This is an optimization exercise on Yosys and OpenROAD, whose aim is small area, not a production implementation. RTL that was checked went through simulation tests only; none was proved equivalent to the original. The series may have gaps, and a smaller design here may also do less where the tests do not look. Only the layout flow was run in run 2; the RTL was not checked for function there.

<file path="constraint.sdc">
create_clock -name core_clock -period 11.0 [get_ports {clk}]
set_input_delay 2.2000 -clock core_clock [delete_from_list [all_inputs] [get_ports {clk}]]
set_output_delay 2.2000 -clock core_clock [all_outputs]
set_load 0.01 [all_outputs]
</file>
<file path="run.sh">
#!/bin/bash
# synth_recipe.tcl (not shown) runs the flow's synth.tcl, then flattens the netlist and writes it again
# the make line also repeats each setting of config.mk as NAME=value (left out here)
make -C /OpenROAD-flow-scripts/flow DESIGN_CONFIG=/design/flow/config.mk WORK_HOME=/design/flow/orfs CLKGATE_MAP_FILE= SYNTH_SCRIPT=/design/flow/synth_recipe.tcl finish
</file>
<file path="config.mk">
export PLATFORM = sky130hd
export DESIGN_NAME = power
export DESIGN_NICKNAME = power
export VERILOG_FILES = /design/flow/design.v
export SDC_FILE = /design/flow/constraint.sdc
export NUM_CORES = 4
export LEC_CHECK = 0
export CAP_MARGIN = 20
export CORE_MARGIN = 2
export CORE_UTILIZATION = 40
export SLEW_MARGIN = 20
</file>
<file path="design.v">
`timescale 1ns/1ps
`default_nettype none
module power #(
    parameter DATA_WIDTH = 32
)(
    input  wire                     clk,
    input  wire                     reset_n,
    input  wire                     s_valid,
    input  wire  [DATA_WIDTH-1:0]   s_data,
    output wire                     s_ready,
    input wire                      m_ready, 
    output wire                     m_valid,
    output wire  [63:0]   m_data
);
    wire [63:0] power_of_2;
    wire        hs;
    reg [2:0] r_valid;
    reg [63:0] r_power_of_2;
    wire [63:0] power_of_4;
    reg [63:0] r_power_of_4;
    wire [63:0] power_of_8;
    reg [63:0] r_power_of_8;
    assign hs = m_valid & m_ready;
    assign power_of_2 = s_data * s_data;
    assign s_ready = !m_valid | m_ready;  
    assign power_of_4 = r_power_of_2 * r_power_of_2;
    assign power_of_8 = r_power_of_4 * r_power_of_4;
    always@(posedge clk or negedge reset_n)begin
        if(!reset_n)begin
            r_valid[0] <= 1'b0; 
        end 
        else if(s_ready)begin
            r_valid[0] <= s_valid;
        end
    end
    always@(posedge clk or negedge reset_n)begin
        if(!reset_n)begin
            r_power_of_2 <= 'b0;
        end
        else if(s_ready)begin
            r_power_of_2 <= power_of_2;
        end
    end
    always@(posedge clk or negedge reset_n)begin
        if(!reset_n)begin
            r_valid[1] <= 1'b0;
        end
        else if(s_ready)begin
            r_valid[1] <= r_valid[0];
        end
    end
    always@(posedge clk or negedge reset_n)begin
        if(!reset_n)begin
            r_power_of_4 <= 'b0;
        end
        else if(s_ready)begin
            r_power_of_4 <= power_of_4;
        end
    end
    always@(posedge clk or negedge reset_n)begin
        if(!reset_n)begin
            r_valid[2] <= 1'b0;
        end
        else if(s_ready)begin
            r_valid[2] <= r_valid[1];
        end
    end
    always@(posedge clk or negedge reset_n)begin
        if(!reset_n)begin
            r_power_of_8 <= 'b0;
        end
        else if(s_ready)begin
            r_power_of_8 <= power_of_8;
        end
    end
    assign m_valid = r_valid[2];
    assign m_data = r_power_of_8;
endmodule
`default_nettype wire
</file>
run_1/placement_by_type.png
Scale: 1 px per µm.
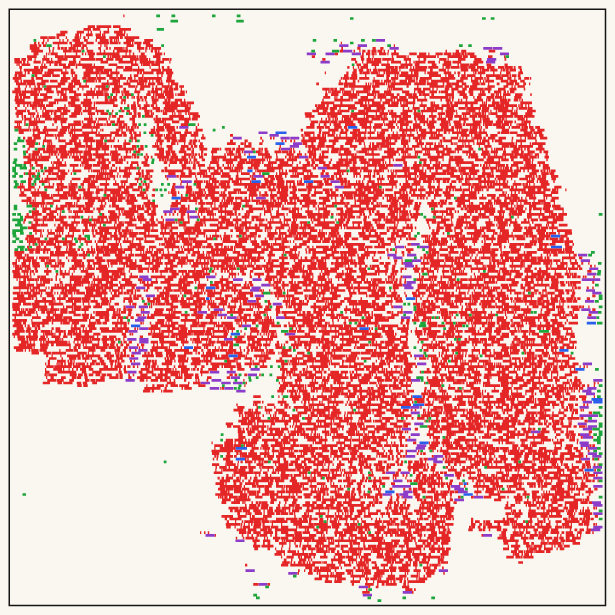
- blue: clock drivers and dummy loads (cells 33)
- red: combinational and other logic (cells 13930)
- green: remaining buffers and delay cells (cells 414)
- purple: sequential cells (cells 190)
area of the core: 347000 µm²
proportion of cell area occupied by registers: 0.0324
design area: 148000 µm²
Rows: 216

run_1/routing.png
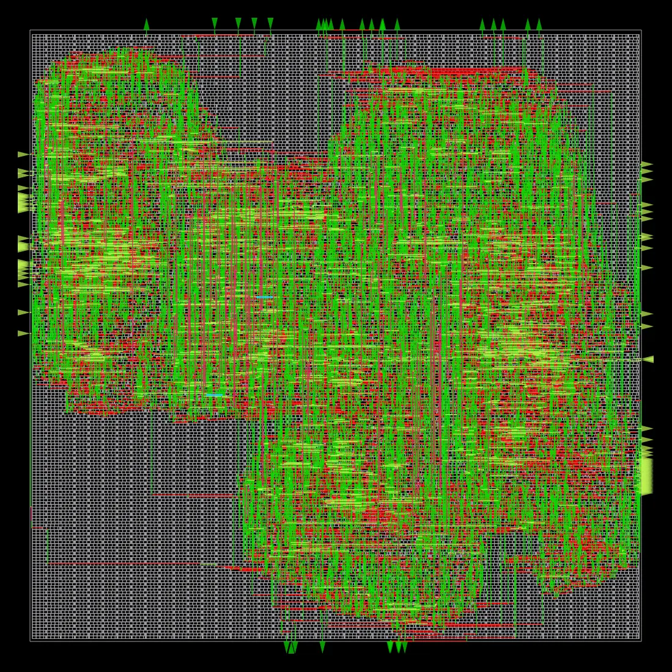
total global routing track utilization: 0.226
WL met2: 187000 µm
DR WL met3: 20400 µm

==> summary.txt, run 1 <==
Status
  • Outcome: complete, no violations

Clock network
  • Post-CTS sizing: 0
  • Total CTS buffers: 25
  • Post-CTS Setup Inserts: 0
  • Clk sinks: 190
  • Post-CTS Hold Fix Bufs: 0
  • Bufs on Longest Clock Path: 3
  • CTS tree: yes
  • Clock root buffer master: clkbuf_16
  • Reg clk slew, reported paths: approximately 100 ps
  • # H-tree levels: 4

STA
  • Max Slew Vio Count: 0
  • Minimum clock period after layout: slightly above 10000 ps
  • Slew at the pin closest to its max-slew limit: ~1100 ps
  • Fin. Hold Viols: 0
  • Worst slew margin relative to its limit: 0.273
  • TNS Setup: 0 ps
  • Final setup vio count: 0
  • Unrepaired setup endpoints after global routing: no
  • F_max: 97.9 MHz
  • Period utilization: 0.929

Synthesis
  • Register area share after synthesis: 0.0341
  • Largest family of logic cells by synthesized area: adder cells
  • Number of synthesis warnings: 1
  • Netlist cell types: 83
  • Top FF cell, synth: dfrtp_1
  • Dominant cell by count in the synthesized netlist: inv_1
  • Xor/xnor cell area share of the yosys netlist: 0.0159
  • Synth top cells by count: inv_1 (4974), fa_1 (4028), nand2_1 (1350)
  • Adder-cell area share of the yosys netlist: 0.673
  • Number of enable flip-flop cells after synthesis: 0
  • Simple-Gate Fraction of Synth Area: 0.100
  • Avg Cell Area, Syn: 9.57 µm²
  • #FFs+latches synth: 190
  • Synth top area cells: fa_1 (58%), inv_1 (13%), ha_1 (9.5%)
  • Post-Syn Instances: 14590
  • Post-synthesis compound-gate area fraction: 0.0284
  • Area of the mapped netlist: 140000 µm²
  • Post-synth ARST share: 1.00
  • Synth top area share: 0.578
  • Post-synth top area cell: fa_1
  • Multiplexer share of the synthesized area: 0.000377

Critical path
  • Setup crit end: r_power_of_8[63]$_DFFE_PN0P_
  • Critical path class: flip-flop to flip-flop
  • Crit path top cell by count: fa_1
  • Crit path max-delay cell type: dfrtp_1
  • Reg2reg setup slack: between 700 and 800 ps
  • R2r worst-path depth: 34
  • Crit path max fanout: 24
  • Slowest stage delay, CP: 940 ps
  • WP data required: ~11000 ps
  • Crit path from: r_power_of_4[26]$_DFFE_PN0P_
  • Worst EP arrival: between 10000 and 15000 ps
  • Setup crit end kind: flip-flop
  • Worst Setup Start Kind: flip-flop
  • Worst R2R End: r_power_of_8[63]$_DFFE_PN0P_
  • R2r startpoint: r_power_of_4[26]$_DFFE_PN0P_

Place
  • Hpwl dp: about 330000 µm
  • Placed insts: between 15000 and 20000
  • GPL Wtd Cong: ~0.91
  • I/O Buffers: 100
  • Placed cell areas: ~150000 µm²

Cells and area
  • Synth-to-Final Area Change: 6.05%
  • Area occupied by multi-input gates: about 110000 µm²
  • ANT cells: 5
  • Area-dominant class: multi-input gates
  • Non-clock buffers: just over 400
  • Final layout net count: 19684
  • Non-clk invs: 4994
  • Sequential cells: 190
  • Clock network share of area: 0.00545
  • Non-clock buffer share of cell area: 0.0245
  • Sequential cell area: approximately 4800 µm²
  • Layout cells sized above 1: 0.0299
  • Most common cell after layout, fill and taps aside: inv_1
  • Multi-input combinational area share: 0.772
  • Fill cells: 33975
  • Non-filler cells, final: about 19000
  • #MultiIn Comb: roughly 8900
  • Clock buffer cells: 26
  • Leading cell types in the layout, fill and taps excluded: inv_1 (4974), fa_1 (4028), nand2_1 (1350)

Flow run
  • Max Cap Viol: 0

Drt
  • Post-DRT Antenna Nets: 0
  • DR iter-0 viols: approximately 4800
  • DRT Pass-1 Iters: 6
  • Vias/cell: about 4.7
  • Drc violations: 0
  • Routed wire per std cell: roughly 20 µm
  • Post-Route WL: about 380000 µm
  • Via count: 90579

Die
  • IO Count: around 100
  • Die area: ~350000 µm²
  • # Taps: around 4600
  • Vert. Die Dim: just under 600 µm
  • Die W: roughly 590 µm
  • Initial Utilization: 0.402

GRT
  • Pin count of the biggest net entering global routing: 173
  • GRT overflow: 0
  • Initial antenna violation count: 14
  • Vias in the first global route: 103914
  • First-pass GRT wire length: a little over 600000 µm

Worst hold path
  • Hold Path End: r_valid[0]$_DFFE_PN0P_
  • Hold Path Cell Cnt: 2
  • Hold path startpoint: r_valid[0]$_DFFE_PN0P_
  • Worst hold path type: flip-flop to flip-flop
run_1/clk_routes.png
Scale: 1 px per µm.
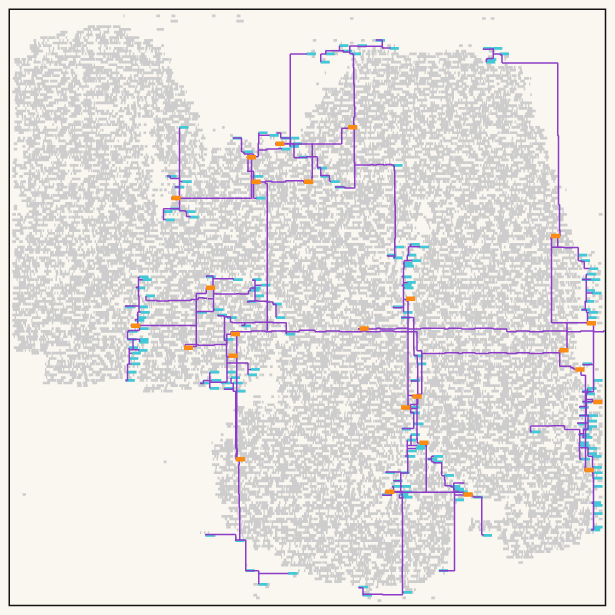
- orange: clock drivers (count 25)
- cyan: flip-flops (count 190)
- purple: clock wires (length 5730 µm)
- routed clock nets: 26
Clock Latency Late Sink: 620 ps
Clock Skews: 39.0 ps

-- run 1: critical path: cells and delay by family, from the launching register on --
family          cells  cell delay, ps
fa+ha+maj          11            5420
buf+inv            10            1260
flops               1             940
compound gates      9            1900
simple gates        3             270
xor+xnor            1             180
-- run 1: registers in the layout, summed over array words and instances, names as in the netlist --
signal	flops
r_power_of_4	62
r_power_of_2	62
r_power_of_8	63
r_valid	3
-- run 1: per-stage QoR --
stage / hold slack [ps] / setup WS, ps / utilization
final: 484 / 782 / 0.427
after global routing: 513 / 334 / 0.427
after detailed placement: 464 / 250 / 0.424
after CTS: 487 / 663 / 0.427
after floorplan: 430 / 1290 / -
after global placement: 458 / 301 / 0.424
-- run 1: per-layer routing --
metal	global-route usage	up-vias	part of all wire
li1	-	40388	-
met1	0.297	47513	0.42
met2	0.392	2235	0.49
met3	0.0303	439	0.054
met4	0.0624	4	0.034
met5	0	-	0.000071
run_1/flops_by_reg.png
Scale: 1 px per µm. Other sequential cells in the stronger gray, the rest of the logic in the fainter gray.
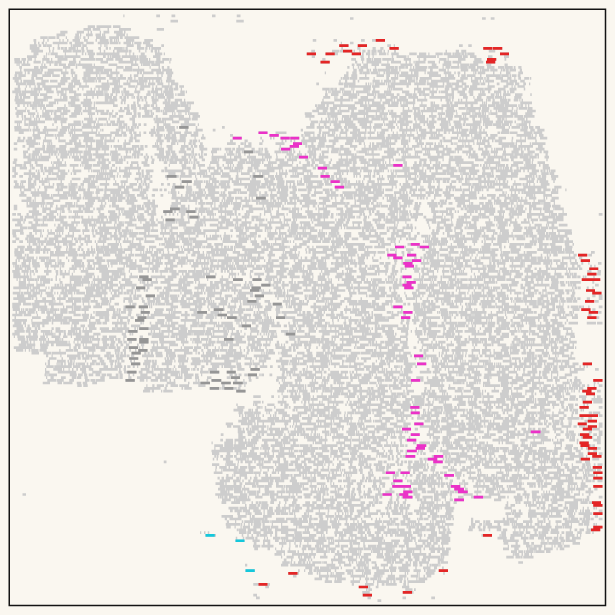

==> run 2: too many edits to list; what changed since run 1 <==
design.v: 79 -> 7531 lines; modules unchanged: 0
  power: edited, 76 -> 7518 lines
  power_fa: new, 10 lines
==> module power_fa as of run 2 <==
module power_fa (
    input  wire a,
    input  wire b,
    input  wire c,
    output wire s,
    output wire co
);
    assign s  = a ^ b ^ c;
    assign co = (a & b) | (a & c) | (b & c);
endmodule
--- a/config.mk
+++ b/config.mk
@@ -10,2 +10,3 @@
 export CORE_UTILIZATION = 40
 export SLEW_MARGIN = 20
+export SYNTH_HIERARCHICAL = 1
run_2/flops_by_reg.png
Scale: 1 px per µm. Other sequential cells in the stronger gray, the rest of the logic in the fainter gray.
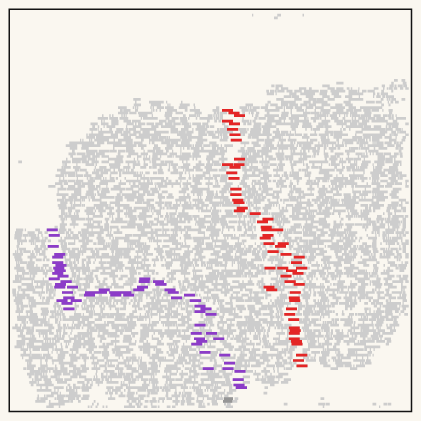
- purple: `r_x2` (placed flops 61)
- red: `r_x4` (placed flops 60)
- not colored: 2
sequential cell area: 3680 µm²
proportion of cell area occupied by registers: 0.0556
final core utilization: 0.424

run_2/io_fan.png
Scale: 1 px per µm.
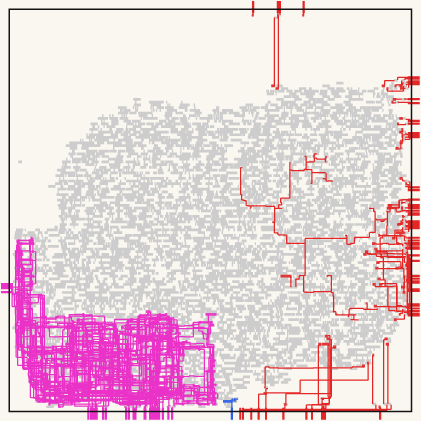
- magenta: `s_data` (bits 32; direction input; end cells 526; buffers 59; wire 19800 µm)
- red: `m_data` (bits 64; direction output; end cells 64; buffers 61; wire 3730 µm)
- blue: `m_valid` (bits 1; direction output; end cells 1; buffers 1; wire 24.1 µm)
IO Count: 102
I/O Buffers: 97

==> summary.txt, run 2 <==
GRT
  • Met2 Use GR: 0.421
  • GR peak layer: met2
  • First-pass GRT wire length: ~300000 µm
  • GR Util met3: 0.0395
  • GRT overflow: 0
  • Initial antenna violation count: 1
  • Met1 Track Usage GR: 0.305
  • Total global routing track utilization: 0.243
  • Vias in the first global route: between 50000 and 60000
  • Pin count of the biggest net entering global routing: 115

Clock network
  • Clk sinks: 123
  • Total CTS buffers: 17
  • Post-CTS Setup Inserts: 0
  • # H-tree levels: 4
  • Bufs on Longest Clock Path: 2
  • CTS tree: yes
  • Clock Latency Late Sink: ~500 ps
  • Post-CTS Hold Fix Bufs: 0
  • Post-CTS sizing: 0
  • Clock root buffer master: clkbuf_16
  • Reg clk slew, reported paths: 70 ps

Synthesis
  • Avg Cell Area, Syn: between 9 and 10 µm²
  • Largest family of logic cells by synthesized area: adder cells
  • Synth top area share: 0.595
  • Top FF cell, synth: edfxtp_1
  • Register area share after synthesis: 0.0585
  • Xor/xnor cell area share of the yosys netlist: 0.0314
  • Netlist cell types: 61
  • Simple-Gate Fraction of Synth Area: 0.158
  • Multiplexer share of the synthesized area: 0.000497
  • #FFs+latches synth: between 100 and 150
  • Number of synthesis warnings: 7
  • Area of the mapped netlist: ~63000 µm²
  • Post-synthesis compound-gate area fraction: 0.0253
  • Adder-cell area share of the yosys netlist: 0.653
  • Post-synth ARST share: 0.0163
  • Post-synth top area cell: fa_1
  • Dominant cell by count in the synthesized netlist: nand2_1
  • Number of enable flip-flop cells after synthesis: about 120
  • Synth top cells by count: nand2_1 (2031), fa_1 (1873), inv_1 (645)
  • Post-Syn Instances: between 6000 and 7000
  • Synth top area cells: fa_1 (60%), nand2_1 (12%), edfxtp_1 (5.8%)

STA
  • Final setup vio count: 0
  • Period utilization: 0.935
  • Clock Skews: 32.0 ps
  • Slew at the pin closest to its max-slew limit: 1110 ps
  • F_max: ~97 MHz
  • Final worst slack: around 700 ps
  • Fin. Hold Viols: 0
  • Minimum clock period after layout: approximately 10000 ps
  • TNS Setup: 0 ps
  • Max Slew Vio Count: 0
  • Unrepaired setup endpoints after global routing: no
  • Worst slew margin relative to its limit: 0.261

Critical path
  • Critical path buffer and inverter count: 5
  • Slowest stage delay, CP: approximately 850 ps
  • Worst R2R End: r_x4[59]$_DFFE_PP_
  • CP delay by family, top: adder cells
  • Crit path max-delay cell type: edfxtp_1
  • Setup crit end: m_data[63]
  • Critical path class: flip-flop to output pin
  • Crit path top cell by count: fa_1
  • Crit path from: r_x4[2]$_DFFE_PP_
  • R2r startpoint: r_x2[17]$_DFFE_PP_
  • Number of stages on the worst setup path: 23
  • R2r worst-path depth: 21
  • Cell breakdown of the critical path: buf_4 -> nand2_1 -> fa_1 -> fa_1 -> fa_1 -> fa_1 -> fa_1 -> fa_1 -> inv_1 -> ha_1 -> o21a_1 -> a211o_1 -> or2_2 -> a31oi_1 -> nor2b_1 -> a21oi_1 -> buf_4 -> o211ai_1 -> a31oi_1 -> buf_4 -> a21oi_1 -> xnor2_1 -> clkdlybuf4s50_1
  • Setup crit end kind: output pin
  • Crit path max fanout: 24
  • Worst Setup Start Kind: flip-flop
  • WP data required: 8800 ps
  • Reg2reg setup slack: about 3400 ps
  • Worst EP arrival: between 8000 and 9000 ps

Drt
  • Drc violations: 0
  • Post-Route WL: roughly 190000 µm
  • DR iter-0 viols: 3674
  • Routed wire per std cell: between 20 and 25 µm
  • Vias/cell: 5.50
  • Post-DRT Antenna Nets: 0
  • DRT Pass-1 Iters: 6
  • Via count: ~45000

Die
  • Area of the core: 156000 µm²
  • Vert. Die Dim: around 400 µm
  • Die area: between 150000 and 200000 µm²
  • Rows: approximately 150
  • Initial Utilization: 0.403
  • Die W: between 400 and 500 µm

Cells and area
  • Largest regs: r_x2: 61 flops, r_x4: 60 flops
  • Leading cell types in the layout, fill and taps excluded: nand2_1 (2031), fa_1 (1873), inv_1 (645)
  • ANT cells: 0
  • Most flops, register: r_x2
  • Synth-to-Final Area Change: 5.18%
  • Layout cells sized above 1: 0.0366
  • Design area: approximately 66000 µm²
  • Final layout net count: 8312
  • Fill cells: 14938
  • Most common cell after layout, fill and taps aside: nand2_1
  • Number of flip-flops in the largest register: 61

Worst hold path
  • Hold path startpoint: r_vpipe$_DFFE_PN0P_
  • Worst hold path type: flip-flop to flip-flop

Place
  • Hpwl dp: ~140000 µm
  • Placed cell areas: approximately 66000 µm²
  • GPL Wtd Cong: approximately 0.9
  • Place WS: about 1300 ps

Flow run
  • Max Cap Viol: 0

Status
  • Outcome: complete, no violations
[run 2: worst min path at each step]
stage / to / depth (start not counted)
finish: r_valid$_DFFE_PN0P_ / 1
global route: r_valid$_DFFE_PN0P_ / 1
CTS: r_valid$_DFFE_PN0P_ / 1
detailed placement: r_valid$_DFFE_PN0P_ / 1
global placement: r_valid$_DFFE_PN0P_ / 1
floorplan: r_valid$_DFFE_PN0P_ / 1
[run 2: modules after synthesis (local to each module, per instance)]
module,copies in the design,flip-flops and latches
power_fa,1855,0
power,1,123
[run 2: metal layers]
metal,vias up,share of wire
met2,2384,0.50
met1,23826,0.38
met3,523,0.082
li1,18308,-
met5,-,0.000068
met4,2,0.038
[run 2: area by class of cell]
class / count / area, µm² / area share
clock buffer: 20 / 457 / 0.00689
timing repair buffer: 258 / 2260 / 0.0341
inverter: 645 / 2420 / 0.0365
tap: 2058 / 2570 / 0.0389
sequential: 123 / 3680 / 0.0556
multi-input combinational: 5069 / 54700 / 0.826
clock inverter: 12 / 139 / 0.00210
[run 2: through the flow]
stage	hold slack (ps)	cells
after floorplan	430	6355
after global placement	440	8153
after detailed placement	459	8153
after CTS	479	8185
after global routing	511	8185
final	476	8185

-- afterwards: timing with drivers on the ports --
How much do the figures lean on ideal ports? The routed layouts below were timed once more, with nothing changed but the port constraints.
Step 1 assumes that a clkbuf_16 drives the clock port and a buf_2 every other input.
Step 2, shift: input delay + t, output delay - t, t = (earliest + latest rising clock arrival at the registers) / 2. This alone moves slack from input paths to output paths.
Three values: no drivers, after step 1, after step 2; two values: the first two.
| run | t (ns) | slack for setup (ns) | worst setup path after step 2 | worst register clock-pin slew, ns | worst data-port slew with drivers (ns) |
|---|---|---|---|---|---|
| run 1 | 0.670 | 0.782 / 0.782 / 0.254 | input to register | 0.11 / 0.11 | 0.10 |
| run 2 | 0.558 | 0.716 / 0.640 / 1.198 | register to output | 0.09 / 0.09 | 0.05 |
After both steps setup and hold are still met in every run listed. For run 1, which loses most, drivers alone change the setup slack by 0.000 ns; drivers and shift together by -0.528 ns.
